This is an optimization exercise on Yosys and OpenROAD, whose aim is small area, a short achievable clock period and few clock cycles, not a production implementation.
Function was checked by simulation only, so behaviour that the tests miss may differ from the original.

==> images/ff_map.png <==
Scale: 1 px per um.
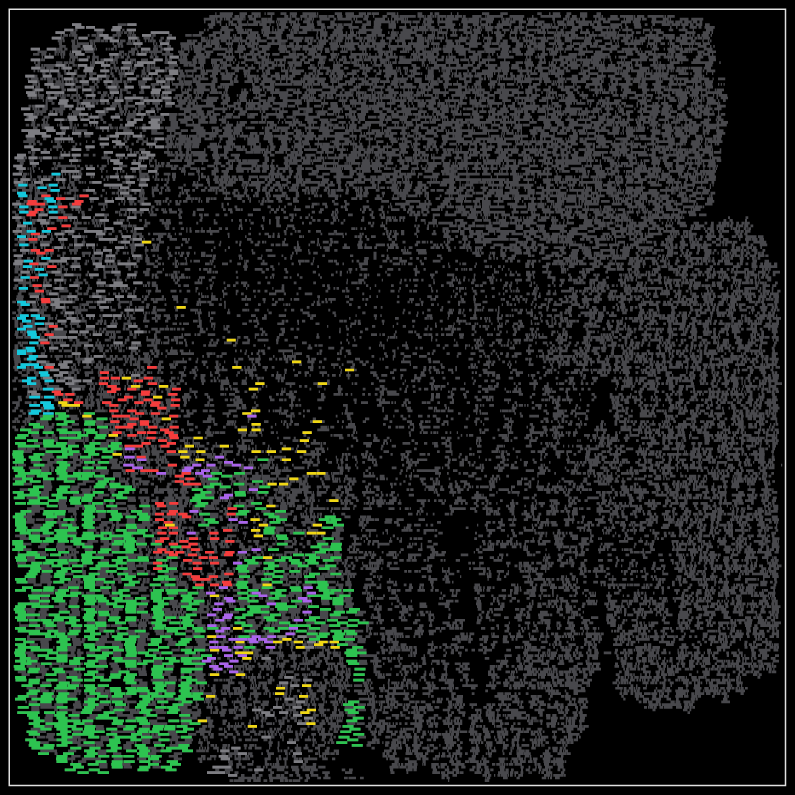
==> images/top_view.png <==
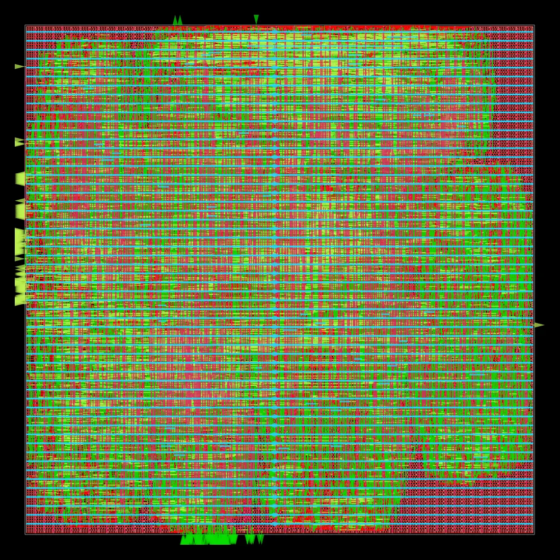
==> images/closeup.png <==
Region (377, 377) to (397, 397) um. Cells in gray, sequential cells in the stronger gray; small squares are vias.
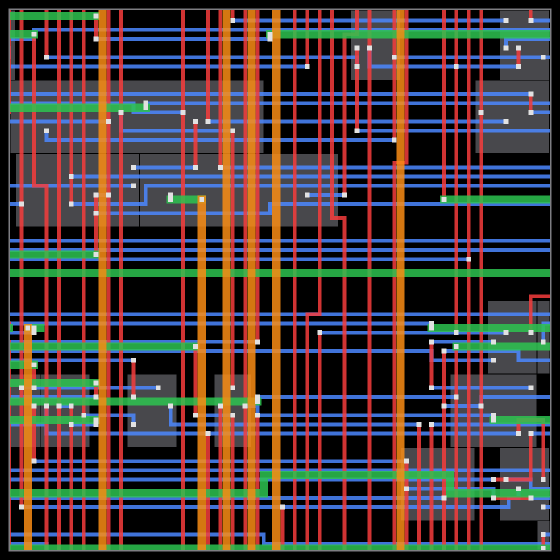
==> images/floorplan.png <==
Scale: 0.5 px per um. Pins as bars on the die edge.
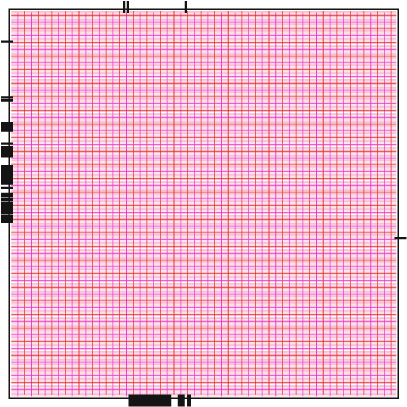
<file path="flow/config.mk">
export PLATFORM = sky130hd
export DESIGN_NAME = kcore
export DESIGN_NICKNAME = kcore
export VERILOG_FILES = /design/flow/design.v
export SDC_FILE = /design/flow/constraint.sdc
export NUM_CORES = 8
export LEC_CHECK = 0
export CAP_MARGIN = 20
export CORE_MARGIN = 2
export CORE_UTILIZATION = 40
export SLEW_MARGIN = 20
</file>
<file path="flow/constraint.sdc">
create_clock -name core_clock -period 100.0 [get_ports {clk}]
set_input_delay 20.0000 -clock core_clock [delete_from_list [all_inputs] [get_ports {clk}]]
set_output_delay 20.0000 -clock core_clock [all_outputs]
set_load 0.01 [all_outputs]
</file>
<file path="flow/design.v">
module csr (
    input  logic        clk,
    input  logic        rst_n,
    input  logic        csr_read,
    input  logic        csr_write,
    input  logic [11:0] csr_addr,
    input  logic [31:0] csr_wdata,
    input  logic [2:0]  csr_op,         
    output logic [31:0] csr_rdata,
    output logic        csr_illegal,    
    input  logic        exception_trigger,
    input  logic [31:0] exception_pc,
    input  logic [31:0] exception_code,
    input  logic [31:0] exception_tval,
    input  logic        interrupt_trigger,
    input  logic [31:0] interrupt_pc,
    input  logic [31:0] interrupt_code,
    input  logic        mret_trigger,
    input  logic        timer_irq,
    input  logic        software_irq,
    input  logic        external_irq,
    output logic        interrupt_pending,
    input  logic        count_cycle,
    input  logic        count_instret,
    output logic [31:0] mstatus,
    output logic [31:0] mtvec,
    output logic [31:0] mepc,
    output logic [31:0] mie,
    output logic [31:0] mip
);
    localparam CSR_MVENDORID = 12'hF11;
    localparam CSR_MARCHID   = 12'hF12;
    localparam CSR_MIMPID    = 12'hF13;
    localparam CSR_MHARTID   = 12'hF14;
    localparam CSR_MSTATUS   = 12'h300;
    localparam CSR_MISA      = 12'h301;
    localparam CSR_MIE       = 12'h304;
    localparam CSR_MTVEC     = 12'h305;
    localparam CSR_MSCRATCH  = 12'h340;
    localparam CSR_MEPC      = 12'h341;
    localparam CSR_MCAUSE    = 12'h342;
    localparam CSR_MTVAL     = 12'h343;
    localparam CSR_MIP       = 12'h344;
    localparam CSR_MCYCLE    = 12'hB00;
    localparam CSR_MINSTRET  = 12'hB02;
    localparam CSR_MCYCLEH   = 12'hB80;
    localparam CSR_MINSTRETH = 12'hB82;
    localparam CSR_CYCLE     = 12'hC00;
    localparam CSR_TIME      = 12'hC01;
    localparam CSR_INSTRET   = 12'hC02;
    localparam CSR_CYCLEH    = 12'hC80;
    localparam CSR_TIMEH     = 12'hC81;
    localparam CSR_INSTRETH  = 12'hC82;
    logic [31:0] mvendorid;
    logic [31:0] marchid;
    logic [31:0] mimpid;
    logic [31:0] mhartid;
    logic [31:0] misa;
    logic [31:0] mscratch;
    logic [31:0] mcause;
    logic [31:0] mtval;
    logic [63:0] mcycle;
    logic [63:0] minstret;
    always_comb begin
        csr_rdata = 32'd0;
        csr_illegal = 1'b0;
        case (csr_addr)
            CSR_MVENDORID: csr_rdata = mvendorid;
            CSR_MARCHID:   csr_rdata = marchid;
                CSR_MIMPID:    csr_rdata = mimpid;
                CSR_MHARTID:   csr_rdata = mhartid;
                CSR_MISA:      csr_rdata = misa;
                CSR_MSTATUS:   csr_rdata = mstatus;
                CSR_MIE:       csr_rdata = mie;
                CSR_MTVEC:     csr_rdata = mtvec;
                CSR_MSCRATCH:  csr_rdata = mscratch;
                CSR_MEPC:      csr_rdata = mepc;
                CSR_MCAUSE:    csr_rdata = mcause;
                CSR_MTVAL:     csr_rdata = mtval;
                CSR_MIP:       csr_rdata = mip;
                CSR_MCYCLE:    csr_rdata = mcycle[31:0];
                CSR_MCYCLEH:   csr_rdata = mcycle[63:32];
                CSR_MINSTRET:  csr_rdata = minstret[31:0];
                CSR_MINSTRETH: csr_rdata = minstret[63:32];
                CSR_CYCLE:     csr_rdata = mcycle[31:0];
                CSR_CYCLEH:    csr_rdata = mcycle[63:32];
                CSR_INSTRET:   csr_rdata = minstret[31:0];
                CSR_INSTRETH:  csr_rdata = minstret[63:32];
                CSR_TIME:      csr_rdata = mcycle[31:0];   
                CSR_TIMEH:     csr_rdata = mcycle[63:32];
                default: begin
                    csr_rdata = 32'd0;
                    csr_illegal = 1'b1;   
                end
            endcase
    end
    always_ff @(posedge clk or negedge rst_n) begin
        if (!rst_n) begin
            mvendorid <= 32'd0;
            marchid   <= 32'd0;
            mimpid    <= 32'd0;
            mhartid   <= 32'd0;
            misa      <= 32'h40000100;   
            mstatus   <= 32'h00001800;   
            mie       <= 32'd0;
            mtvec     <= 32'h80000100;   
            mscratch  <= 32'd0;
            mepc      <= 32'd0;
            mcause    <= 32'd0;
            mtval     <= 32'd0;
            mip       <= 32'd0;
            mcycle    <= 64'd0;
            minstret  <= 64'd0;
        end else begin
            mip[3]  <= software_irq;    
            mip[7]  <= timer_irq;       
            mip[11] <= external_irq;    
            if (count_cycle) begin
                mcycle <= mcycle + 64'd1;
            end
            if (count_instret) begin
                minstret <= minstret + 64'd1;
            end
            if (exception_trigger) begin
                mepc <= exception_pc;
                mcause <= exception_code;
                mtval <= exception_tval;
                mstatus <= {mstatus[31:13], mstatus[12:11], mstatus[10:8], mstatus[3], mstatus[6:4], 1'b0, mstatus[2:0]};   
            end
            else if (interrupt_trigger) begin
                mepc <= interrupt_pc;
                mcause <= interrupt_code;
                mtval <= 32'd0;
                mstatus <= {mstatus[31:13], mstatus[12:11], mstatus[10:8], mstatus[3], mstatus[6:4], 1'b0, mstatus[2:0]};   
            end
            else if (mret_trigger) begin
                mstatus <= {mstatus[31:13], mstatus[12:11], mstatus[10:8], 1'b1, mstatus[6:4], mstatus[7], mstatus[2:0]};   
            end
            else if (csr_write && !csr_illegal) begin
                case (csr_addr)
                    CSR_MSTATUS: begin
                        mstatus <= {mstatus[31:13], csr_wdata[12:11], mstatus[10:8], csr_wdata[7], mstatus[6:4], csr_wdata[3], mstatus[2:0]};
                    end
                    CSR_MIE: begin
                        mie[3]  <= csr_wdata[3];    
                        mie[7]  <= csr_wdata[7];    
                        mie[11] <= csr_wdata[11];   
                    end
                    CSR_MTVEC: begin
                        mtvec <= {csr_wdata[31:2], 2'b00};   
                    end
                    CSR_MSCRATCH: begin
                        mscratch <= csr_wdata;
                    end
                    CSR_MEPC: begin
                        mepc <= {csr_wdata[31:2], 2'b00};   
                    end
                    CSR_MCAUSE: begin
                        mcause <= csr_wdata;
                    end
                    CSR_MTVAL: begin
                        mtval <= csr_wdata;
                    end
                    CSR_MIP: begin
                    end
                    CSR_MCYCLE: begin
                        mcycle[31:0] <= csr_wdata;
                    end
                    CSR_MCYCLEH: begin
                        mcycle[63:32] <= csr_wdata;
                    end
                    CSR_MINSTRET: begin
                        minstret[31:0] <= csr_wdata;
                    end
                    CSR_MINSTRETH: begin
                        minstret[63:32] <= csr_wdata;
                    end
                    default: begin
                    end
                endcase
            end
        end
    end
    assign interrupt_pending = (mstatus[3]) &&   
                               ((mie[3] && mip[3]) ||    
                                (mie[7] && mip[7]) ||    
                                (mie[11] && mip[11]));   
endmodule
module kcore (
    input  logic        clk,
    input  logic        rst_n,
    output logic        imem_valid,
    input  logic        imem_ready,
    output logic [31:0] imem_addr,
    input  logic [31:0] imem_rdata,
    output logic        dmem_valid,
    input  logic        dmem_ready,
    output logic        dmem_write,
    output logic [31:0] dmem_addr,
    output logic [31:0] dmem_wdata,
    output logic [3:0]  dmem_wstrb,
    input  logic [31:0] dmem_rdata,
    input  logic        timer_irq,
    input  logic        software_irq,
    input  logic        external_irq
);
    typedef struct packed {
        logic [31:0] pc;
        logic [31:0] instr;
        logic        valid;
    } if_id_t;
    typedef struct packed {
        logic [31:0] pc;
        logic [31:0] instr;
        logic [4:0]  rs1;
        logic [4:0]  rs2;
        logic [4:0]  rd;
        logic [31:0] imm;
        logic [31:0] rs1_data;
        logic [31:0] rs2_data;
        logic [6:0]  opcode;
        logic [2:0]  funct3;
        logic [6:0]  funct7;
        logic        valid;
    } id_ex_t;
    typedef struct packed {
        logic [31:0] pc;
        logic [31:0] instr;
        logic [31:0] alu_result;
        logic [31:0] rs2_data;
        logic [4:0]  rs1;
        logic [4:0]  rs2;
        logic [31:0] rs1_data;
        logic [4:0]  rd;
        logic [6:0]  opcode;
        logic [2:0]  funct3;
        logic [6:0]  funct7;
        logic        valid;
        logic        branch_taken;
        logic [31:0] branch_target;
    } ex_mem_t;
    typedef struct packed {
        logic [31:0] pc;
        logic [31:0] instr;
        logic [31:0] alu_result;
        logic [31:0] mem_data;
        logic [31:0] store_data;   
        logic [11:0] csr_addr;     
        logic [31:0] csr_wdata_saved;    
        logic [4:0]  rs1;
        logic [4:0]  rs2;
        logic [31:0] rs1_data;
        logic [31:0] rs2_data;
        logic [4:0]  rd;
        logic [6:0]  opcode;
        logic        valid;
    } mem_wb_t;
    if_id_t  if_id_reg, if_id_next;
    id_ex_t  id_ex_reg, id_ex_next;
    ex_mem_t ex_mem_reg, ex_mem_next;
    mem_wb_t mem_wb_reg, mem_wb_next;
    logic mem_wb_valid_reg;
    logic mem_wb_instr_retired;   
    logic [31:0] interrupt_code;
    always_comb begin
        if (software_irq)
            interrupt_code = {1'b1, 31'd3};   
        else if (timer_irq)
            interrupt_code = {1'b1, 31'd7};   
        else if (external_irq)
            interrupt_code = {1'b1, 31'd11};  
        else
            interrupt_code = {1'b1, 31'd0};   
    end
    csr u_csr (
        .clk                (clk),
        .rst_n              (rst_n),
        .csr_read           (csr_read),
        .csr_write          (csr_write),
        .csr_addr           (csr_addr),
        .csr_wdata          (csr_wdata),
        .csr_op             (csr_op),
        .csr_rdata          (csr_rdata),
        .csr_illegal        (csr_illegal),
        .exception_trigger  (exception_triggered),
        .exception_pc       (exception_pc),
        .exception_code     (exception_code),
        .exception_tval     (exception_tval),
        .interrupt_trigger  (interrupt_taken),
        .interrupt_pc       (interrupt_pc_saved),   
        .interrupt_code     (interrupt_code),   
        .mret_trigger       (mret_detected),    
        .timer_irq          (timer_irq),
        .software_irq       (software_irq),
        .external_irq       (external_irq),
        .interrupt_pending  (interrupt_pending),
        .count_cycle        (1'b1),   
        .count_instret      (mem_wb_reg.valid),   
        .mstatus            (mstatus),
        .mtvec              (mtvec),
        .mepc               (mepc),
        .mie                (mie),
        .mip                (mip)
    );
    logic [31:0] regfile [32];
    logic [31:0] wb_data;
    logic        wb_enable;
    logic        mret_detected;
    logic [31:0] pc, pc_next;
    logic        stall_if, stall_id, stall_ex, stall_mem;
    logic        flush_if, flush_id, flush_ex;
    logic        csr_read, csr_write;
    logic [11:0] csr_addr;
    logic [31:0] csr_wdata;
    logic [2:0]  csr_op;
    logic [31:0] csr_rdata;
    logic        csr_illegal;
    logic [31:0] mstatus, mtvec, mepc, mie, mip;
    logic        interrupt_pending;
    logic [63:0] mcycle, minstret;
    typedef enum logic [1:0] {
        IF_IDLE,
        IF_WAIT
    } if_state_t;
    if_state_t if_state, if_state_next;
    logic        if_ignore_next_ready;   
    logic [31:0] if_instr_buf;
    logic        if_instr_valid;
    typedef enum logic [2:0] {
        MEM_IDLE,
        MEM_READ_WAIT,
        MEM_WRITE_WAIT,
        MEM_AMO_READ,
        MEM_AMO_WRITE
    } mem_state_t;
    mem_state_t mem_state, mem_state_next;
    logic [31:0] mem_read_data;
    logic        mem_operation_done;
    logic [31:0] amo_read_data;   
    logic [31:0] amo_result;      
    logic [31:0] fwd_rs1_data, fwd_rs2_data;
    logic [1:0]  fwd_rs1_sel, fwd_rs2_sel;
    logic        branch_predict_taken;
    logic [31:0] branch_predict_target;
    logic        exception_triggered;
    logic [31:0] exception_code;
    logic [31:0] exception_pc;
    logic [31:0] exception_tval;
    logic        illegal_instr_exception;
    logic        instr_misaligned_exception;
    logic        load_misaligned_exception;
    logic        store_misaligned_exception;
    logic        ecall_exception;
    logic        ebreak_exception;
    localparam CAUSE_INSTR_MISALIGNED = 32'd0;
    localparam CAUSE_ILLEGAL_INSTR = 32'd2;
    localparam CAUSE_BREAKPOINT = 32'd3;
    localparam CAUSE_LOAD_MISALIGNED = 32'd4;
    localparam CAUSE_STORE_MISALIGNED = 32'd6;
    localparam CAUSE_ECALL_M = 32'd11;   
    logic        interrupt_taken;
    logic        interrupt_latched;   
    logic [31:0] interrupt_pc_saved;   
    localparam OP_LOAD     = 7'b0000011;
    localparam OP_STORE    = 7'b0100011;
    localparam OP_BRANCH   = 7'b1100011;
    localparam OP_JAL      = 7'b1101111;
    localparam OP_JALR     = 7'b1100111;
    localparam OP_IMM      = 7'b0010011;
    localparam OP_REG      = 7'b0110011;
    localparam OP_LUI      = 7'b0110111;
    localparam OP_AUIPC    = 7'b0010111;
    localparam OP_SYSTEM   = 7'b1110011;
    localparam OP_AMO      = 7'b0101111;
    localparam OP_FENCE    = 7'b0001111;
    always_ff @(posedge clk or negedge rst_n) begin
        if (!rst_n) begin
            pc <= 32'h8000_0000;   
            if_state <= IF_IDLE;
            if_instr_buf <= 32'd0;
            if_ignore_next_ready <= 1'b0;
        end else begin
            if (!stall_if) begin
                pc <= pc_next;
            end
            if_state <= if_state_next;
            if ((if_state == IF_WAIT) && (flush_if || interrupt_taken || exception_triggered)) begin
                if_ignore_next_ready <= 1'b1;
            end else if (if_ignore_next_ready && imem_ready) begin
                if_ignore_next_ready <= 1'b0;
            end
            if (flush_if) begin
                if_instr_buf <= 32'd0;
            end else if (if_state == IF_WAIT && imem_ready && !if_ignore_next_ready) begin
                if_instr_buf <= imem_rdata;
            end
        end
    end
    always_comb begin
        if_state_next = if_state;
        case (if_state)
            IF_IDLE: begin
                if (!stall_id) begin
                    if_state_next = IF_WAIT;
                end
            end
            IF_WAIT: begin
                if (flush_if || interrupt_taken || exception_triggered) begin
                    if_state_next = IF_IDLE;
                end else if (imem_ready) begin
                    if_state_next = IF_IDLE;
                end
            end
            default: if_state_next = IF_IDLE;
        endcase
    end
    assign imem_addr = pc;
    assign imem_valid = (if_state == IF_WAIT);
    assign if_instr_valid = (if_state == IF_WAIT) && imem_ready && !flush_if && !interrupt_taken && !exception_triggered && !if_ignore_next_ready;
    always_comb begin
        pc_next = pc;
        if (mret_detected) begin
            pc_next = {mepc[31:2], 2'b00};   
        end else if (exception_triggered) begin
            pc_next = mtvec;
        end else if (interrupt_taken) begin
            pc_next = mtvec;
        end else if (take_branch) begin
            pc_next = branch_target;   
        end else if (if_id_reg.valid && !stall_ex && !flush_ex &&
                     !(decoded_opcode == OP_JAL || decoded_opcode == OP_JALR)) begin
            pc_next = pc + 32'd4;
        end
    end
    always_ff @(posedge clk or negedge rst_n) begin
        if (!rst_n) begin
            if_id_reg <= '0;
        end else begin
            if (flush_id) begin
                if_id_reg <= '0;   
            end else if (!stall_id) begin
                if_id_reg <= if_id_next;
            end
        end
    end
    always_comb begin
        if_id_next = '0;   
        if_id_next.valid = if_instr_valid;
        if (if_instr_valid) begin
            if_id_next.pc = pc;
            if_id_next.instr = imem_rdata;
        end
    end
    logic [31:0] decoded_instr;
    assign decoded_instr = if_id_reg.instr;
    logic [4:0]  decoded_rs1, decoded_rs2, decoded_rd;
    logic [6:0]  decoded_opcode, decoded_funct7;
    logic [2:0]  decoded_funct3;
    logic [31:0] decoded_imm;
    logic        is_illegal_instr;
    assign decoded_opcode = decoded_instr[6:0];
    assign decoded_rd = decoded_instr[11:7];
    assign decoded_funct3 = decoded_instr[14:12];
    assign decoded_rs1 = decoded_instr[19:15];
    assign decoded_rs2 = decoded_instr[24:20];
    assign decoded_funct7 = decoded_instr[31:25];
    always_comb begin
        decoded_imm = 32'd0;
        case (decoded_opcode)
            OP_IMM, OP_LOAD, OP_JALR, OP_SYSTEM: begin
                decoded_imm = {{20{decoded_instr[31]}}, decoded_instr[31:20]};
            end
            OP_STORE: begin
                decoded_imm = {{20{decoded_instr[31]}}, decoded_instr[31:25], decoded_instr[11:7]};
            end
            OP_BRANCH: begin
                decoded_imm = {{20{decoded_instr[31]}}, decoded_instr[31], decoded_instr[7], decoded_instr[30:25], decoded_instr[11:8], 1'b0};
            end
            OP_LUI, OP_AUIPC: begin
                decoded_imm = {decoded_instr[31:12], 12'd0};
            end
            OP_JAL: begin
                decoded_imm = {{11{decoded_instr[31]}}, decoded_instr[31], decoded_instr[19:12], decoded_instr[20], decoded_instr[30:21], 1'b0};
            end
            default: decoded_imm = 32'd0;
        endcase
    end
    always_comb begin
        is_illegal_instr = 1'b0;
        begin
            case (decoded_opcode)
                OP_LOAD, OP_STORE, OP_BRANCH, OP_JAL, OP_JALR,
                OP_IMM, OP_REG, OP_LUI, OP_AUIPC, OP_SYSTEM,
                OP_AMO, OP_FENCE: begin
                end
                default: is_illegal_instr = 1'b1;
            endcase
        end
    end
    logic [31:0] rf_rs1_data, rf_rs2_data;
    assign rf_rs1_data = (decoded_rs1 == 5'd0) ? 32'd0 :
                         (wb_enable && mem_wb_reg.rd == decoded_rs1) ? wb_data : regfile[decoded_rs1];
    assign rf_rs2_data = (decoded_rs2 == 5'd0) ? 32'd0 :
                         (wb_enable && mem_wb_reg.rd == decoded_rs2) ? wb_data : regfile[decoded_rs2];
    always_ff @(posedge clk or negedge rst_n) begin
        if (!rst_n) begin
            id_ex_reg <= '0;
        end else begin
            if (flush_ex) begin
                id_ex_reg <= '0;   
            end else if (!stall_ex) begin
                id_ex_reg <= id_ex_next;
            end
        end
    end
    always_comb begin
        id_ex_next.pc = if_id_reg.pc;
        id_ex_next.instr = decoded_instr;
        id_ex_next.rs1 = decoded_rs1;
        id_ex_next.rs2 = decoded_rs2;
        id_ex_next.rd = decoded_rd;
        id_ex_next.imm = decoded_imm;
        id_ex_next.rs1_data = rf_rs1_data;
        id_ex_next.rs2_data = rf_rs2_data;
        id_ex_next.opcode = decoded_opcode;
        id_ex_next.funct3 = decoded_funct3;
        id_ex_next.funct7 = decoded_funct7;
        id_ex_next.valid = if_id_reg.valid && !is_illegal_instr;
    end
    always_comb begin
        csr_read = 1'b0;
        csr_write = 1'b0;
        csr_addr = id_ex_reg.imm[11:0];   
        csr_wdata = 32'd0;
        csr_op = id_ex_reg.funct3;
        if (id_ex_reg.valid && id_ex_reg.opcode == OP_SYSTEM) begin
            case (id_ex_reg.funct3)
                3'b001: begin   
                    csr_read = 1'b1;
                    csr_write = 1'b1;
                    csr_wdata = fwd_rs1_data;
                end
                3'b010: begin   
                    csr_read = 1'b1;
                    csr_write = (id_ex_reg.rs1 != 5'd0);   
                    csr_wdata = csr_rdata | fwd_rs1_data;
                end
                3'b011: begin   
                    csr_read = 1'b1;
                    csr_write = (id_ex_reg.rs1 != 5'd0);   
                    csr_wdata = csr_rdata & ~fwd_rs1_data;
                end
                3'b101: begin   
                    csr_read = 1'b1;
                    csr_write = 1'b1;
                    csr_wdata = {27'd0, id_ex_reg.rs1};   
                end
                3'b110: begin   
                    csr_read = 1'b1;
                    csr_write = (id_ex_reg.rs1 != 5'd0);   
                    csr_wdata = csr_rdata | {27'd0, id_ex_reg.rs1};
                end
                3'b111: begin   
                    csr_read = 1'b1;
                    csr_write = (id_ex_reg.rs1 != 5'd0);   
                    csr_wdata = csr_rdata & ~{27'd0, id_ex_reg.rs1};
                end
                default: begin
                    csr_read = 1'b0;
                    csr_write = 1'b0;
                end
            endcase
        end
    end
    logic ex_mem_writes_rd, mem_wb_writes_rd;
    assign ex_mem_writes_rd = (ex_mem_reg.opcode != OP_STORE) && (ex_mem_reg.opcode != OP_BRANCH);
    assign mem_wb_writes_rd = (mem_wb_reg.opcode != OP_STORE) && (mem_wb_reg.opcode != OP_BRANCH);
    always_comb begin
        if (ex_mem_reg.valid && ex_mem_writes_rd && ex_mem_reg.rd != 5'd0 && ex_mem_reg.rd == id_ex_reg.rs1) begin
            fwd_rs1_sel = 2'd1;
            fwd_rs1_data = ex_mem_reg.alu_result;
        end
        else if (mem_wb_reg.valid && mem_wb_writes_rd && mem_wb_reg.rd != 5'd0 && mem_wb_reg.rd == id_ex_reg.rs1) begin
            fwd_rs1_sel = 2'd2;
            if (mem_wb_reg.opcode == OP_LOAD || mem_wb_reg.opcode == OP_AMO) begin
                fwd_rs1_data = mem_wb_reg.mem_data;
            end else begin
                fwd_rs1_data = mem_wb_reg.alu_result;
            end
        end else begin
            fwd_rs1_sel = 2'd0;
            fwd_rs1_data = id_ex_reg.rs1_data;
        end
        if (ex_mem_reg.valid && ex_mem_writes_rd && ex_mem_reg.rd != 5'd0 && ex_mem_reg.rd == id_ex_reg.rs2) begin
            fwd_rs2_sel = 2'd1;
            fwd_rs2_data = ex_mem_reg.alu_result;
        end else if (mem_wb_reg.valid && mem_wb_writes_rd && mem_wb_reg.rd != 5'd0 && mem_wb_reg.rd == id_ex_reg.rs2) begin
            fwd_rs2_sel = 2'd2;
            if (mem_wb_reg.opcode == OP_LOAD || mem_wb_reg.opcode == OP_AMO) begin
                fwd_rs2_data = mem_wb_reg.mem_data;
            end else begin
                fwd_rs2_data = mem_wb_reg.alu_result;
            end
        end else begin
            fwd_rs2_sel = 2'd0;
            fwd_rs2_data = id_ex_reg.rs2_data;
        end
    end
    logic [31:0] alu_result;
    logic [31:0] alu_op1, alu_op2;
    logic        alu_branch_taken;
    assign alu_op1 = fwd_rs1_data;
    assign alu_op2 = (id_ex_reg.opcode == OP_REG || id_ex_reg.opcode == OP_BRANCH || id_ex_reg.opcode == OP_AMO) ? fwd_rs2_data : id_ex_reg.imm;
    logic [63:0] result_mul;
    logic [63:0] result_mulu;
    logic [63:0] result_mulsu;
    logic [31:0] result_div;
    logic [31:0] result_divu;
    logic [31:0] result_rem;
    logic [31:0] result_remu;
    assign result_mul[63:0]    = $signed  ({{32{alu_op1[31]}}, alu_op1[31:0]}) *
                                 $signed  ({{32{alu_op2[31]}}, alu_op2[31:0]});
    assign result_mulu[63:0]   = $unsigned({{32{1'b0}},        alu_op1[31:0]}) *
                                 $unsigned({{32{1'b0}},        alu_op2[31:0]});
    assign result_mulsu[63:0]  = $signed  ({{32{alu_op1[31]}}, alu_op1[31:0]}) *
                                 $unsigned({{32{1'b0}},        alu_op2[31:0]});
    assign result_div[31:0]    = (alu_op2 == 32'h00000000) ? 32'hffffffff :
                                 ((alu_op1 == 32'h80000000) && (alu_op2 == 32'hffffffff)) ?
                                 32'h80000000 :
                                 $signed  ($signed  (alu_op1) / $signed  (alu_op2));
    assign result_divu[31:0]   = (alu_op2 == 32'h00000000) ? 32'hffffffff :
                                 $unsigned($unsigned(alu_op1) / $unsigned(alu_op2));
    assign result_rem[31:0]    = (alu_op2 == 32'h00000000) ? alu_op1 :
                                 ((alu_op1 == 32'h80000000) && (alu_op2 == 32'hffffffff)) ?
                                 32'h00000000 :
                                 $signed  ($signed  (alu_op1) % $signed  (alu_op2));
    assign result_remu[31:0]   = (alu_op2 == 32'h00000000) ? alu_op1 :
                                 $unsigned($unsigned(alu_op1) % $unsigned(alu_op2));
    always_comb begin
        alu_result = 32'd0;
        alu_branch_taken = 1'b0;
        case (id_ex_reg.opcode)
            OP_LUI: begin
                alu_result = id_ex_reg.imm;
            end
            OP_AUIPC: begin
                alu_result = id_ex_reg.pc + id_ex_reg.imm;
            end
            OP_JAL: begin
                alu_result = id_ex_reg.pc + 32'd4;
            end
            OP_JALR: begin
                alu_result = id_ex_reg.pc + 32'd4;
            end
            OP_BRANCH: begin
                case (id_ex_reg.funct3)
                    3'b000: alu_branch_taken = (alu_op1 == alu_op2);   
                    3'b001: alu_branch_taken = (alu_op1 != alu_op2);   
                    3'b100: alu_branch_taken = ($signed(alu_op1) < $signed(alu_op2));   
                    3'b101: alu_branch_taken = ($signed(alu_op1) >= $signed(alu_op2));   
                    3'b110: alu_branch_taken = (alu_op1 < alu_op2);   
                    3'b111: alu_branch_taken = (alu_op1 >= alu_op2);   
                    default: alu_branch_taken = 1'b0;
                endcase
            end
            OP_LOAD, OP_STORE: begin
                alu_result = alu_op1 + alu_op2;
            end
            OP_IMM, OP_REG: begin
                case (id_ex_reg.funct3)
                    3'b000: begin   
                        if (id_ex_reg.opcode == OP_REG && id_ex_reg.funct7[5]) begin
                            alu_result = alu_op1 - alu_op2;
                        end else begin
                            alu_result = alu_op1 + alu_op2;
                        end
                    end
                    3'b001: alu_result = alu_op1 << alu_op2[4:0];   
                    3'b010: alu_result = ($signed(alu_op1) < $signed(alu_op2)) ? 32'd1 : 32'd0;   
                    3'b011: alu_result = (alu_op1 < alu_op2) ? 32'd1 : 32'd0;   
                    3'b100: alu_result = alu_op1 ^ alu_op2;   
                    3'b101: begin   
                        if (id_ex_reg.funct7[5]) begin
                            alu_result = $signed(alu_op1) >>> alu_op2[4:0];
                        end else begin
                            alu_result = alu_op1 >> alu_op2[4:0];
                        end
                    end
                    3'b110: alu_result = alu_op1 | alu_op2;   
                    3'b111: alu_result = alu_op1 & alu_op2;   
                endcase
                if (id_ex_reg.opcode == OP_REG && id_ex_reg.funct7 == 7'b0000001) begin
                    case (id_ex_reg.funct3)
                        3'b000: alu_result = result_mul[31:0];    
                        3'b001: alu_result = result_mul[63:32];   
                        3'b010: alu_result = result_mulsu[63:32];  
                        3'b011: alu_result = result_mulu[63:32];  
                        3'b100: alu_result = result_div;          
                        3'b101: alu_result = result_divu;         
                        3'b110: alu_result = result_rem;          
                        3'b111: alu_result = result_remu;         
                    endcase
                end
            end
            OP_SYSTEM: begin
                case (id_ex_reg.funct3)
                    3'b001, 3'b010, 3'b011: begin   
                        alu_result = csr_rdata;   
                    end
                    3'b101, 3'b110, 3'b111: begin   
                        alu_result = csr_rdata;   
                    end
                    default: alu_result = csr_rdata;
                endcase
            end
            OP_AMO: begin
                alu_result = alu_op1;   
            end
            default: alu_result = 32'd0;
        endcase
    end
    logic [31:0] branch_target;
    logic [31:0] target_addr;
    always_comb begin
        if (id_ex_reg.opcode == OP_JAL) begin
            target_addr = id_ex_reg.pc + id_ex_reg.imm;
        end else if (id_ex_reg.opcode == OP_JALR) begin
            target_addr = alu_op1 + id_ex_reg.imm;
        end else begin
            target_addr = id_ex_reg.pc + id_ex_reg.imm;   
        end
    end
    always_comb begin
        branch_target = {target_addr[31:1], 1'b0};   
    end
    always_comb begin
        instr_misaligned_exception = 1'b0;
        if (id_ex_reg.valid && |target_addr[1:0]) begin
            if ((id_ex_reg.opcode == OP_JAL) ||
                (id_ex_reg.opcode == OP_JALR) ||
                (id_ex_reg.opcode == OP_BRANCH && alu_branch_taken)) begin
                instr_misaligned_exception = 1'b1;
            end
        end
    end
    logic take_branch;
    logic prev_flush_ex;   
    always_ff @(posedge clk or negedge rst_n) begin
        if (!rst_n) begin
            prev_flush_ex <= 1'b0;
        end else begin
            prev_flush_ex <= flush_ex;
        end
    end
    assign take_branch = id_ex_reg.valid && !prev_flush_ex && !instr_misaligned_exception && (
                        (id_ex_reg.opcode == OP_JAL) ||
                        (id_ex_reg.opcode == OP_JALR) ||
                        (id_ex_reg.opcode == OP_BRANCH && alu_branch_taken)
                        );
    always_ff @(posedge clk or negedge rst_n) begin
        if (!rst_n) begin
            ex_mem_reg <= '0;
        end else begin
            if (!stall_mem) begin
                ex_mem_reg <= ex_mem_next;
            end
        end
    end
    always_comb begin
        ex_mem_next.pc = id_ex_reg.pc;
        ex_mem_next.instr = id_ex_reg.instr;
        ex_mem_next.alu_result = alu_result;
        ex_mem_next.rs2_data = fwd_rs2_data;
        ex_mem_next.rs1 = id_ex_reg.rs1;
        ex_mem_next.rs2 = id_ex_reg.rs2;
        ex_mem_next.rs1_data = fwd_rs1_data;
        ex_mem_next.rd = id_ex_reg.rd;
        ex_mem_next.opcode = id_ex_reg.opcode;
        ex_mem_next.funct3 = id_ex_reg.funct3;
        ex_mem_next.funct7 = id_ex_reg.funct7;
        ex_mem_next.valid = id_ex_reg.valid && !(instr_misaligned_exception || ebreak_exception ||
                                                 ecall_exception || load_misaligned_exception ||
                                                 store_misaligned_exception);
        ex_mem_next.branch_taken = take_branch;
        ex_mem_next.branch_target = branch_target;
    end
    always_ff @(posedge clk or negedge rst_n) begin
        if (!rst_n) begin
            mem_state <= MEM_IDLE;
        end else begin
            mem_state <= mem_state_next;
        end
    end
    always_comb begin
        logic mem_misaligned;
        mem_state_next = mem_state;
        dmem_addr = ex_mem_reg.alu_result;
        dmem_valid = 1'b0;
        dmem_write = 1'b0;
        dmem_wdata = 32'd0;
        dmem_wstrb = 4'b0000;
        mem_operation_done = 1'b0;
        mem_read_data = 32'd0;
        mem_misaligned = 1'b0;
        if (ex_mem_reg.valid) begin
            if (ex_mem_reg.opcode == OP_LOAD) begin
                case (ex_mem_reg.funct3[1:0])
                    2'b01: mem_misaligned = (ex_mem_reg.alu_result[0] != 1'b0);  
                    2'b10: mem_misaligned = (ex_mem_reg.alu_result[1:0] != 2'b00);  
                    default: mem_misaligned = 1'b0;  
                endcase
            end else if (ex_mem_reg.opcode == OP_STORE) begin
                case (ex_mem_reg.funct3[1:0])
                    2'b01: mem_misaligned = (ex_mem_reg.alu_result[0] != 1'b0);  
                    2'b10: mem_misaligned = (ex_mem_reg.alu_result[1:0] != 2'b00);  
                    default: mem_misaligned = 1'b0;  
                endcase
            end
        end
        case (mem_state)
            MEM_IDLE: begin
                if (ex_mem_reg.valid && !mem_misaligned) begin
                    if (ex_mem_reg.opcode == OP_LOAD) begin
                        mem_state_next = MEM_READ_WAIT;
                    end else if (ex_mem_reg.opcode == OP_STORE) begin
                        mem_state_next = MEM_WRITE_WAIT;
                    end else if (ex_mem_reg.opcode == OP_AMO) begin
                        mem_state_next = MEM_AMO_READ;
                    end else begin
                        mem_operation_done = 1'b1;
                    end
                end else begin
                    mem_operation_done = 1'b1;
                end
            end
            MEM_READ_WAIT: begin
                dmem_valid = 1'b1;
                dmem_write = 1'b0;
                if (dmem_ready) begin
                    mem_read_data = dmem_rdata;
                    mem_operation_done = 1'b1;
                    mem_state_next = MEM_IDLE;
                end
            end
            MEM_WRITE_WAIT: begin
                dmem_valid = 1'b1;
                dmem_write = 1'b1;
                case (ex_mem_reg.funct3[1:0])
                    2'b00: begin   
                        case (ex_mem_reg.alu_result[1:0])
                            2'b00: begin
                                dmem_wdata = {24'd0, ex_mem_reg.rs2_data[7:0]};
                                dmem_wstrb = 4'b0001;
                            end
                            2'b01: begin
                                dmem_wdata = {16'd0, ex_mem_reg.rs2_data[7:0], 8'd0};
                                dmem_wstrb = 4'b0010;
                            end
                            2'b10: begin
                                dmem_wdata = {8'd0, ex_mem_reg.rs2_data[7:0], 16'd0};
                                dmem_wstrb = 4'b0100;
                            end
                            2'b11: begin
                                dmem_wdata = {ex_mem_reg.rs2_data[7:0], 24'd0};
                                dmem_wstrb = 4'b1000;
                            end
                        endcase
                    end
                    2'b01: begin   
                        if (ex_mem_reg.alu_result[1] == 1'b0) begin
                            dmem_wdata = {16'd0, ex_mem_reg.rs2_data[15:0]};
                            dmem_wstrb = 4'b0011;
                        end else begin
                            dmem_wdata = {ex_mem_reg.rs2_data[15:0], 16'd0};
                            dmem_wstrb = 4'b1100;
                        end
                    end
                    2'b10: begin   
                        dmem_wdata = ex_mem_reg.rs2_data;
                        dmem_wstrb = 4'b1111;
                    end
                    default: begin
                        dmem_wdata = ex_mem_reg.rs2_data;
                        dmem_wstrb = 4'b1111;
                    end
                endcase
                if (dmem_ready) begin
                    mem_operation_done = 1'b1;
                    mem_state_next = MEM_IDLE;
                end
            end
            MEM_AMO_READ: begin
                dmem_valid = 1'b1;
                dmem_write = 1'b0;
                dmem_wstrb = 4'b1111;
                if (dmem_ready) begin
                    mem_read_data = dmem_rdata;
                    mem_state_next = MEM_AMO_WRITE;
                end
            end
            MEM_AMO_WRITE: begin
                dmem_valid = 1'b1;
                dmem_write = 1'b1;
                dmem_wdata = amo_result;
                dmem_wstrb = 4'b1111;
                if (dmem_ready) begin
                    mem_operation_done = 1'b1;
                    mem_state_next = MEM_IDLE;
                end
            end
            default: mem_state_next = MEM_IDLE;
        endcase
    end
    always_ff @(posedge clk or negedge rst_n) begin
        if (!rst_n) begin
            amo_read_data <= 32'd0;
        end else if (mem_state == MEM_AMO_READ && dmem_ready) begin
            amo_read_data <= dmem_rdata;
        end
    end
    always_comb begin
        amo_result = amo_read_data;
        if (ex_mem_reg.opcode == OP_AMO) begin
            case (ex_mem_reg.funct7[6:2])   
                5'b00010: amo_result = amo_read_data + ex_mem_reg.rs2_data;   
                5'b00001: amo_result = ex_mem_reg.rs2_data;                   
                5'b00000: amo_result = amo_read_data + ex_mem_reg.rs2_data;   
                5'b01100: amo_result = amo_read_data & ex_mem_reg.rs2_data;   
                5'b01000: amo_result = amo_read_data | ex_mem_reg.rs2_data;   
                5'b00100: amo_result = amo_read_data ^ ex_mem_reg.rs2_data;   
                5'b10000: begin   
                    if ($signed(ex_mem_reg.rs2_data) > $signed(amo_read_data))
                        amo_result = ex_mem_reg.rs2_data;
                    else
                        amo_result = amo_read_data;
                end
                5'b10100: begin   
                    if ($signed(ex_mem_reg.rs2_data) < $signed(amo_read_data))
                        amo_result = ex_mem_reg.rs2_data;
                    else
                        amo_result = amo_read_data;
                end
                5'b11000: begin   
                    if (ex_mem_reg.rs2_data > amo_read_data)
                        amo_result = ex_mem_reg.rs2_data;
                    else
                        amo_result = amo_read_data;
                end
                5'b11100: begin   
                    if (ex_mem_reg.rs2_data < amo_read_data)
                        amo_result = ex_mem_reg.rs2_data;
                    else
                        amo_result = amo_read_data;
                end
                default: amo_result = amo_read_data;
            endcase
        end
    end
    logic [31:0] aligned_load_data;
    always_comb begin
        if (ex_mem_reg.opcode == OP_AMO) begin
            aligned_load_data = amo_read_data;
        end else begin
            aligned_load_data = mem_read_data;
            if (ex_mem_reg.opcode == OP_LOAD) begin
                case (ex_mem_reg.funct3)
                3'b000: begin   
                    case (ex_mem_reg.alu_result[1:0])
                        2'b00: aligned_load_data = {{24{mem_read_data[7]}}, mem_read_data[7:0]};
                        2'b01: aligned_load_data = {{24{mem_read_data[15]}}, mem_read_data[15:8]};
                        2'b10: aligned_load_data = {{24{mem_read_data[23]}}, mem_read_data[23:16]};
                        2'b11: aligned_load_data = {{24{mem_read_data[31]}}, mem_read_data[31:24]};
                    endcase
                end
                3'b001: begin   
                    if (ex_mem_reg.alu_result[1] == 1'b0) begin
                        aligned_load_data = {{16{mem_read_data[15]}}, mem_read_data[15:0]};
                    end else begin
                        aligned_load_data = {{16{mem_read_data[31]}}, mem_read_data[31:16]};
                    end
                end
                3'b010: begin   
                    aligned_load_data = mem_read_data;
                end
                3'b100: begin   
                    case (ex_mem_reg.alu_result[1:0])
                        2'b00: aligned_load_data = {24'd0, mem_read_data[7:0]};
                        2'b01: aligned_load_data = {24'd0, mem_read_data[15:8]};
                        2'b10: aligned_load_data = {24'd0, mem_read_data[23:16]};
                        2'b11: aligned_load_data = {24'd0, mem_read_data[31:24]};
                    endcase
                end
                3'b101: begin   
                    if (ex_mem_reg.alu_result[1] == 1'b0) begin
                        aligned_load_data = {16'd0, mem_read_data[15:0]};
                    end else begin
                        aligned_load_data = {16'd0, mem_read_data[31:16]};
                    end
                end
                default: aligned_load_data = mem_read_data;
            endcase
            end
        end
    end
    always_ff @(posedge clk or negedge rst_n) begin
        if (!rst_n) begin
            mem_wb_reg <= '0;
            mem_wb_valid_reg <= 1'b0;
            mem_wb_instr_retired <= 1'b0;
        end else begin
            if (mem_operation_done) begin
                mem_wb_reg <= mem_wb_next;
                mem_wb_valid_reg <= mem_wb_next.valid;
                mem_wb_instr_retired <= mem_wb_next.valid;   
            end else begin
                mem_wb_instr_retired <= 1'b0;   
            end
        end
    end
    always_comb begin
        mem_wb_next.pc = ex_mem_reg.pc;
        mem_wb_next.instr = ex_mem_reg.instr;
        mem_wb_next.alu_result = ex_mem_reg.alu_result;
        mem_wb_next.mem_data = aligned_load_data;
        mem_wb_next.store_data = ex_mem_reg.rs2_data;   
        mem_wb_next.csr_addr = ex_mem_reg.instr[31:20];   
        mem_wb_next.csr_wdata_saved = csr_wdata;   
        mem_wb_next.rs1 = ex_mem_reg.rs1;
        mem_wb_next.rs2 = ex_mem_reg.rs2;
        mem_wb_next.rs1_data = ex_mem_reg.rs1_data;
        mem_wb_next.rs2_data = ex_mem_reg.rs2_data;
        mem_wb_next.rd = ex_mem_reg.rd;
        mem_wb_next.opcode = ex_mem_reg.opcode;
        mem_wb_next.valid = ex_mem_reg.valid;
    end
    assign mret_detected = id_ex_reg.valid && !stall_ex &&
                           (id_ex_reg.opcode == OP_SYSTEM) &&
                           (id_ex_reg.funct3 == 3'b000) &&
                           (id_ex_reg.instr[31:20] == 12'h302);
    always_comb begin
        wb_enable = mem_wb_valid_reg && (mem_wb_reg.rd != 5'd0) &&
                    (mem_wb_reg.opcode != OP_STORE) &&
                    (mem_wb_reg.opcode != OP_BRANCH);
        case (mem_wb_reg.opcode)
            OP_LOAD: wb_data = mem_wb_reg.mem_data;
            OP_AMO: wb_data = mem_wb_reg.mem_data;   
            default: wb_data = mem_wb_reg.alu_result;
        endcase
    end
    always_ff @(posedge clk) begin
        if (wb_enable) begin
            regfile[mem_wb_reg.rd] <= wb_data;
        end
        regfile[0] <= 32'd0;   
    end
    assign illegal_instr_exception = if_id_reg.valid && is_illegal_instr;
    always_comb begin
        load_misaligned_exception = 1'b0;
        store_misaligned_exception = 1'b0;
        if (id_ex_reg.valid) begin
            case (id_ex_reg.opcode)
                OP_LOAD: begin
                    case (id_ex_reg.funct3[1:0])
                        2'b01: begin  
                            if (alu_result[0] != 1'b0) begin
                                load_misaligned_exception = 1'b1;
                            end
                        end
                        2'b10: begin  
                            if (alu_result[1:0] != 2'b00) begin
                                load_misaligned_exception = 1'b1;
                            end
                        end
                        default: ;  
                    endcase
                end
                OP_STORE: begin
                    case (id_ex_reg.funct3[1:0])
                        2'b01: begin  
                            if (alu_result[0] != 1'b0) begin
                                store_misaligned_exception = 1'b1;
                            end
                        end
                        2'b10: begin  
                            if (alu_result[1:0] != 2'b00) begin
                                store_misaligned_exception = 1'b1;
                            end
                        end
                        default: ;  
                    endcase
                end
                default: ;  
            endcase
        end
    end
    assign ecall_exception = id_ex_reg.valid &&
                            (id_ex_reg.opcode == OP_SYSTEM) &&
                            (id_ex_reg.funct3 == 3'b000) &&
                            (id_ex_reg.imm[11:0] == 12'h000);
    assign ebreak_exception = id_ex_reg.valid &&
                            (id_ex_reg.opcode == OP_SYSTEM) &&
                            (id_ex_reg.funct3 == 3'b000) &&
                            (id_ex_reg.imm[11:0] == 12'h001);
    always_comb begin
        exception_triggered = 1'b0;
        exception_code = 32'd0;
        exception_pc = 32'd0;
        exception_tval = 32'd0;
        if (instr_misaligned_exception) begin
            exception_triggered = 1'b1;
            exception_code = CAUSE_INSTR_MISALIGNED;
            exception_pc = id_ex_reg.pc;
            exception_tval = target_addr;   
        end else if (illegal_instr_exception) begin
            exception_triggered = 1'b1;
            exception_code = CAUSE_ILLEGAL_INSTR;
            exception_pc = if_id_reg.pc;
            exception_tval = if_id_reg.instr;
        end else if (ebreak_exception) begin
            exception_triggered = 1'b1;
            exception_code = CAUSE_BREAKPOINT;
            exception_pc = id_ex_reg.pc;
            exception_tval = 32'd0;   
        end else if (ecall_exception) begin
            exception_triggered = 1'b1;
            exception_code = CAUSE_ECALL_M;
            exception_pc = id_ex_reg.pc;
            exception_tval = 32'd0;   
        end else if (load_misaligned_exception) begin
            exception_triggered = 1'b1;
            exception_code = CAUSE_LOAD_MISALIGNED;
            exception_pc = id_ex_reg.pc;
            exception_tval = alu_result;
        end else if (store_misaligned_exception) begin
            exception_triggered = 1'b1;
            exception_code = CAUSE_STORE_MISALIGNED;
            exception_pc = id_ex_reg.pc;
            exception_tval = alu_result;
        end
    end
    always_comb begin
        stall_if = 1'b0;   
        stall_id = (if_state == IF_WAIT) && !if_instr_valid;   
        stall_ex = !mem_operation_done;
        stall_mem = !mem_operation_done;
        flush_if = take_branch || exception_triggered || interrupt_taken || mret_detected;
        flush_id = take_branch || exception_triggered || interrupt_taken || mret_detected;
        flush_ex = take_branch || exception_triggered || interrupt_taken || mret_detected;
    end
    logic interrupt_in_progress;   
    logic system_in_ex;
    assign system_in_ex = id_ex_reg.valid && (id_ex_reg.opcode == OP_SYSTEM);
    always_ff @(posedge clk or negedge rst_n) begin
        if (!rst_n) begin
            interrupt_latched <= 1'b0;
            interrupt_pc_saved <= 32'd0;
            interrupt_in_progress <= 1'b0;
        end else begin
            if (interrupt_taken && !interrupt_in_progress) begin
                interrupt_in_progress <= 1'b1;
            end
            if (interrupt_latched) begin
                interrupt_latched <= 1'b0;
            end
            if (interrupt_in_progress && mret_detected) begin
                interrupt_in_progress <= 1'b0;
            end
            if (interrupt_pending && !interrupt_latched && !interrupt_taken &&
                !if_id_reg.valid && !stall_ex &&
                !interrupt_in_progress && !mret_detected && !system_in_ex &&
                !flush_ex && !take_branch && !exception_triggered) begin
                interrupt_latched <= 1'b1;
                interrupt_pc_saved <= pc;   
            end
        end
    end
    assign interrupt_taken = interrupt_latched;
endmodule
</file>
<file path="flow/run.sh">
#!/bin/bash
# synth_recipe.tcl (not shown) runs the flow's synth.tcl, then flattens the netlist and writes it again
# the make line also repeats each setting of config.mk as NAME=value (left out here)
make -C /OpenROAD-flow-scripts/flow DESIGN_CONFIG=/design/flow/config.mk WORK_HOME=/design/flow/orfs CLKGATE_MAP_FILE= SYNTH_SCRIPT=/design/flow/synth_recipe.tcl finish
</file>
==> flow_summary.json <==
{
  "status": "finished clean",
  "drc": 0,
  "multi_input_cells": 20122,
  "seq_area_um2": 49500,
  "highest_layer": "met5",
  "finalSetupViolCount": 0,
  "grt_use_met2_pct": 59.8,
  "vias_per_cell": 6.27,
  "synth-compound-area-share_pct": 16.1,
  "dpl.hpwl_um": 996000,
  "yosysWarnings": 2,
  "synth_commonest_cells": "2,724 x nand2_1, 2,686 x inv_1, 2,495 x nor2_1",
  "synth.top_cell.area_share_pct": 19.2,
  "holdPathEnd": "ex_mem_reg[172]$_DFFE_PN0P_",
  "muxShareOfSynthArea_pct": 7.97,
  "crit_cells": 457,
  "seq_share_pct": 18.2,
  "synth_cell_type_count": 147,
  "largest_class": "multi-input combinational cells",
  "path_max_fanout": 28,
  "utilization_pct": 45.9,
  "reg2reg_from": "mem_wb_reg[6]$_DFFE_PN0P_",
  "cts_buffers": 168,
  "largest_reg_flops": 992,
  "finalCriticalPeriod_ns": 94.18,
  "tns_ns": 0,
  "synth_top_cells_by_area": "fa_1 19%, edfxtp_1 13%, ha_1 10%, dfrtp_1 8.2%, mux4_2 5.5%",
  "cp-endpoint": "u_csr.mcycle[53]$_DFF_PN0_",
  "firstDrtPassIters": 8,
  "async_flop_share_pct": 44.2,
  "signal_buffers": 2747,
  "drive_above_1_share_pct": 15.8,
  "multi_input_area_um2": 174000,
  "fin_ws_ns": 5.82,
  "dpl_cell_area_um2": 265000,
  "tapCellCount": 7837,
  "final_hold_viol_count": 0,
  "dr.first_iter.drc_count": 29023,
  "fmax_ghz": 0.0106,
  "numPortBuffers": 172,
  "skew_ns": 0.115,
  "grt_util_all_layers_pct": 41.1,
  "wl_met3_um": 144000,
  "avgRoutedWirePerCell_um": 35.6,
  "cts_buffer_depth": 4,
  "min_from": "id_ex_reg[139]$_DFFE_PN0P_",
  "synth_area_um2": 238000,
  "hold_class": "reg2reg",
  "r2r_slack_ns": 5.82,
  "placed_cells": 35167,
  "ant_nets": 0,
  "cts_setup_buffers": 0,
  "synth_xor_area_share_pct": 4.32,
  "vias": 223287,
  "crit_buf_inv": 56,
  "die-width_um": 775,
  "htree_num_levels": 4,
  "grt_use_met3_pct": 11.5,
  "syn_to_final_growth_pct": 14.4,
  "nClkBuffers": 212,
  "final_nets": 31876,
  "layout_commonest_cell": "nand2_1",
  "post-synth-top-area-cell": "fa_1",
  "crit_family": "compound AO/OA/AOI/OAI gates",
  "clkCellAreaFrac_pct": 2.01,
  "worstPathArrival_ns": 94.94,
  "buf_share_pct": 8.11,
  "fin_crit_sh_pct": 94.2,
  "multi_input_area_share_pct": 64.2,
  "clkTransAtPathRegs_ns": 0.07,
  "n_antenna_cell": 117,
  "cts-resized-gates": 0,
  "critical_path.startpoint_type": "register",
  "grt_antenna_before_repair": 146,
  "whs_ns": 0.427,
  "synth-simple-area-share_pct": 14.4,
  "grt_max_degree": 165,
  "clock-sinks": 1778,
  "grt_pass1_wl_um": 1730000,
  "busiest_layer": "met2",
  "instances_no_fill": 35619,
  "syn_area_per_cell_um2": 9.16,
  "crit_path_max_incr_delay_ns": 0.64,
  "ctsHoldBuffers": 0,
  "route.met2.wl_um": 527000,
  "endpoint_kind": "register",
  "cts_tree": "yes",
  "met1_usage_pct": 53.0,
  "grt_overflow_total": 0,
  "reg2reg_to": "u_csr.mcycle[53]$_DFF_PN0_",
  "crit_type": "reg2reg",
  "syn_nets": 30270,
  "inverters": 2722,
  "place_congestion": 1.09,
  "slowest_stage": "a2111oi_0",
  "syn_inst": 25933,
  "drv_cap": 0,
  "final.fill_count": 57233,
  "synth-main-ff-cell": "edfxtp_1",
  "root_buffer": "clkbuf_16",
  "slew_headroom_pct": 9.74,
  "worst_pin_slew_ns": 1.35,
  "grt_pass1_vias": 217024,
  "startpoint": "mem_wb_reg[6]$_DFFE_PN0P_",
  "routedLengthMet1_um": 486000,
  "reg2reg_depth": 457,
  "synth_top_family_by_area": "adder cells",
  "synth-edff-count": 992,
  "start_util_pct": 40.1,
  "rows": 283,
  "synthAdderAreaFrac_pct": 29.7,
  "seq_area_frac_synth_pct": 20.8,
  "min_path_cells": 2,
  "synth.most_common_cell": "nand2_1",
  "dp_slack_ns": 3.21,
  "cp_common_cell": "o21a_1",
  "slew_viol_final": 0,
  "cp.required_ns": 100.76,
  "design.seq.count": 1778,
  "ys_ff_latch": 1778,
  "clkLatencyLatePin_ns": 0.89,
  "final_cell_mix": "2,709 x nand2_1, 2,660 x inv_1, 2,490 x buf_4"
}
Testbench counts, summed over its fixed seeds: cycles 74,406.
## Picture notes: ff_map.png
signal	color	flops
regfile	green	992
mem_wb_reg	purple	77
ex_mem_reg	yellow	85
if_id_reg	cyan	65
id_ex_reg	red	161
not colored	398

## Picture notes: top_view.png
die area: 600,000 um^2
Die Ht: 775 um
final wirelength: 1,270,000 um
IO Pins: 174
post-route cell area: 272,000 um^2

## Picture notes: closeup.png
layer	color
M2	red
M4	orange
M3	green
M1	blue
most frequent	nor3_1 (3), a21oi_1 (2), buf_4 (2)
sequential cells in the window	0
cells with their middle in the window	14

## Picture notes: floorplan.png
net	color
VSS	magenta
VDD	red
met4 straps	56
rows	283
met5 straps	56
met1 rails	284
signal pins	174
core area: 593,000 um^2

-- afterwards: timing with drivers on the ports --
In the flow no input, the clock included, has a driving cell. The finished layout below was timed again as built, in two steps.
Step 1 (the two cells are an assumption about what drives the block):
set clk [get_ports {clk}]
set_driving_cell -lib_cell sky130_fd_sc_hd__clkbuf_16 $clk
set_driving_cell -lib_cell sky130_fd_sc_hd__buf_2 [delete_from_list [all_inputs] $clk]
Step 2 moves the port delays by t, midway between the first and last clock arrival at a register: inputs arrive t later, outputs are due t later. That takes back most of the time a late clock gives input paths.
Slacks: no drivers / after step 1 / after step 2; pairs: no drivers / after step 1.
t (ns): 0.933
slack for setup (ns): 5.815 / 5.815 / 5.815
worst data-port slew with drivers (ns): 0.06
cell pins on the clock port's net: 1
After both steps setup and hold are still met in this run. The setup slack of this run moves by 0.000 ns with the drivers and by 0.000 ns with both steps.
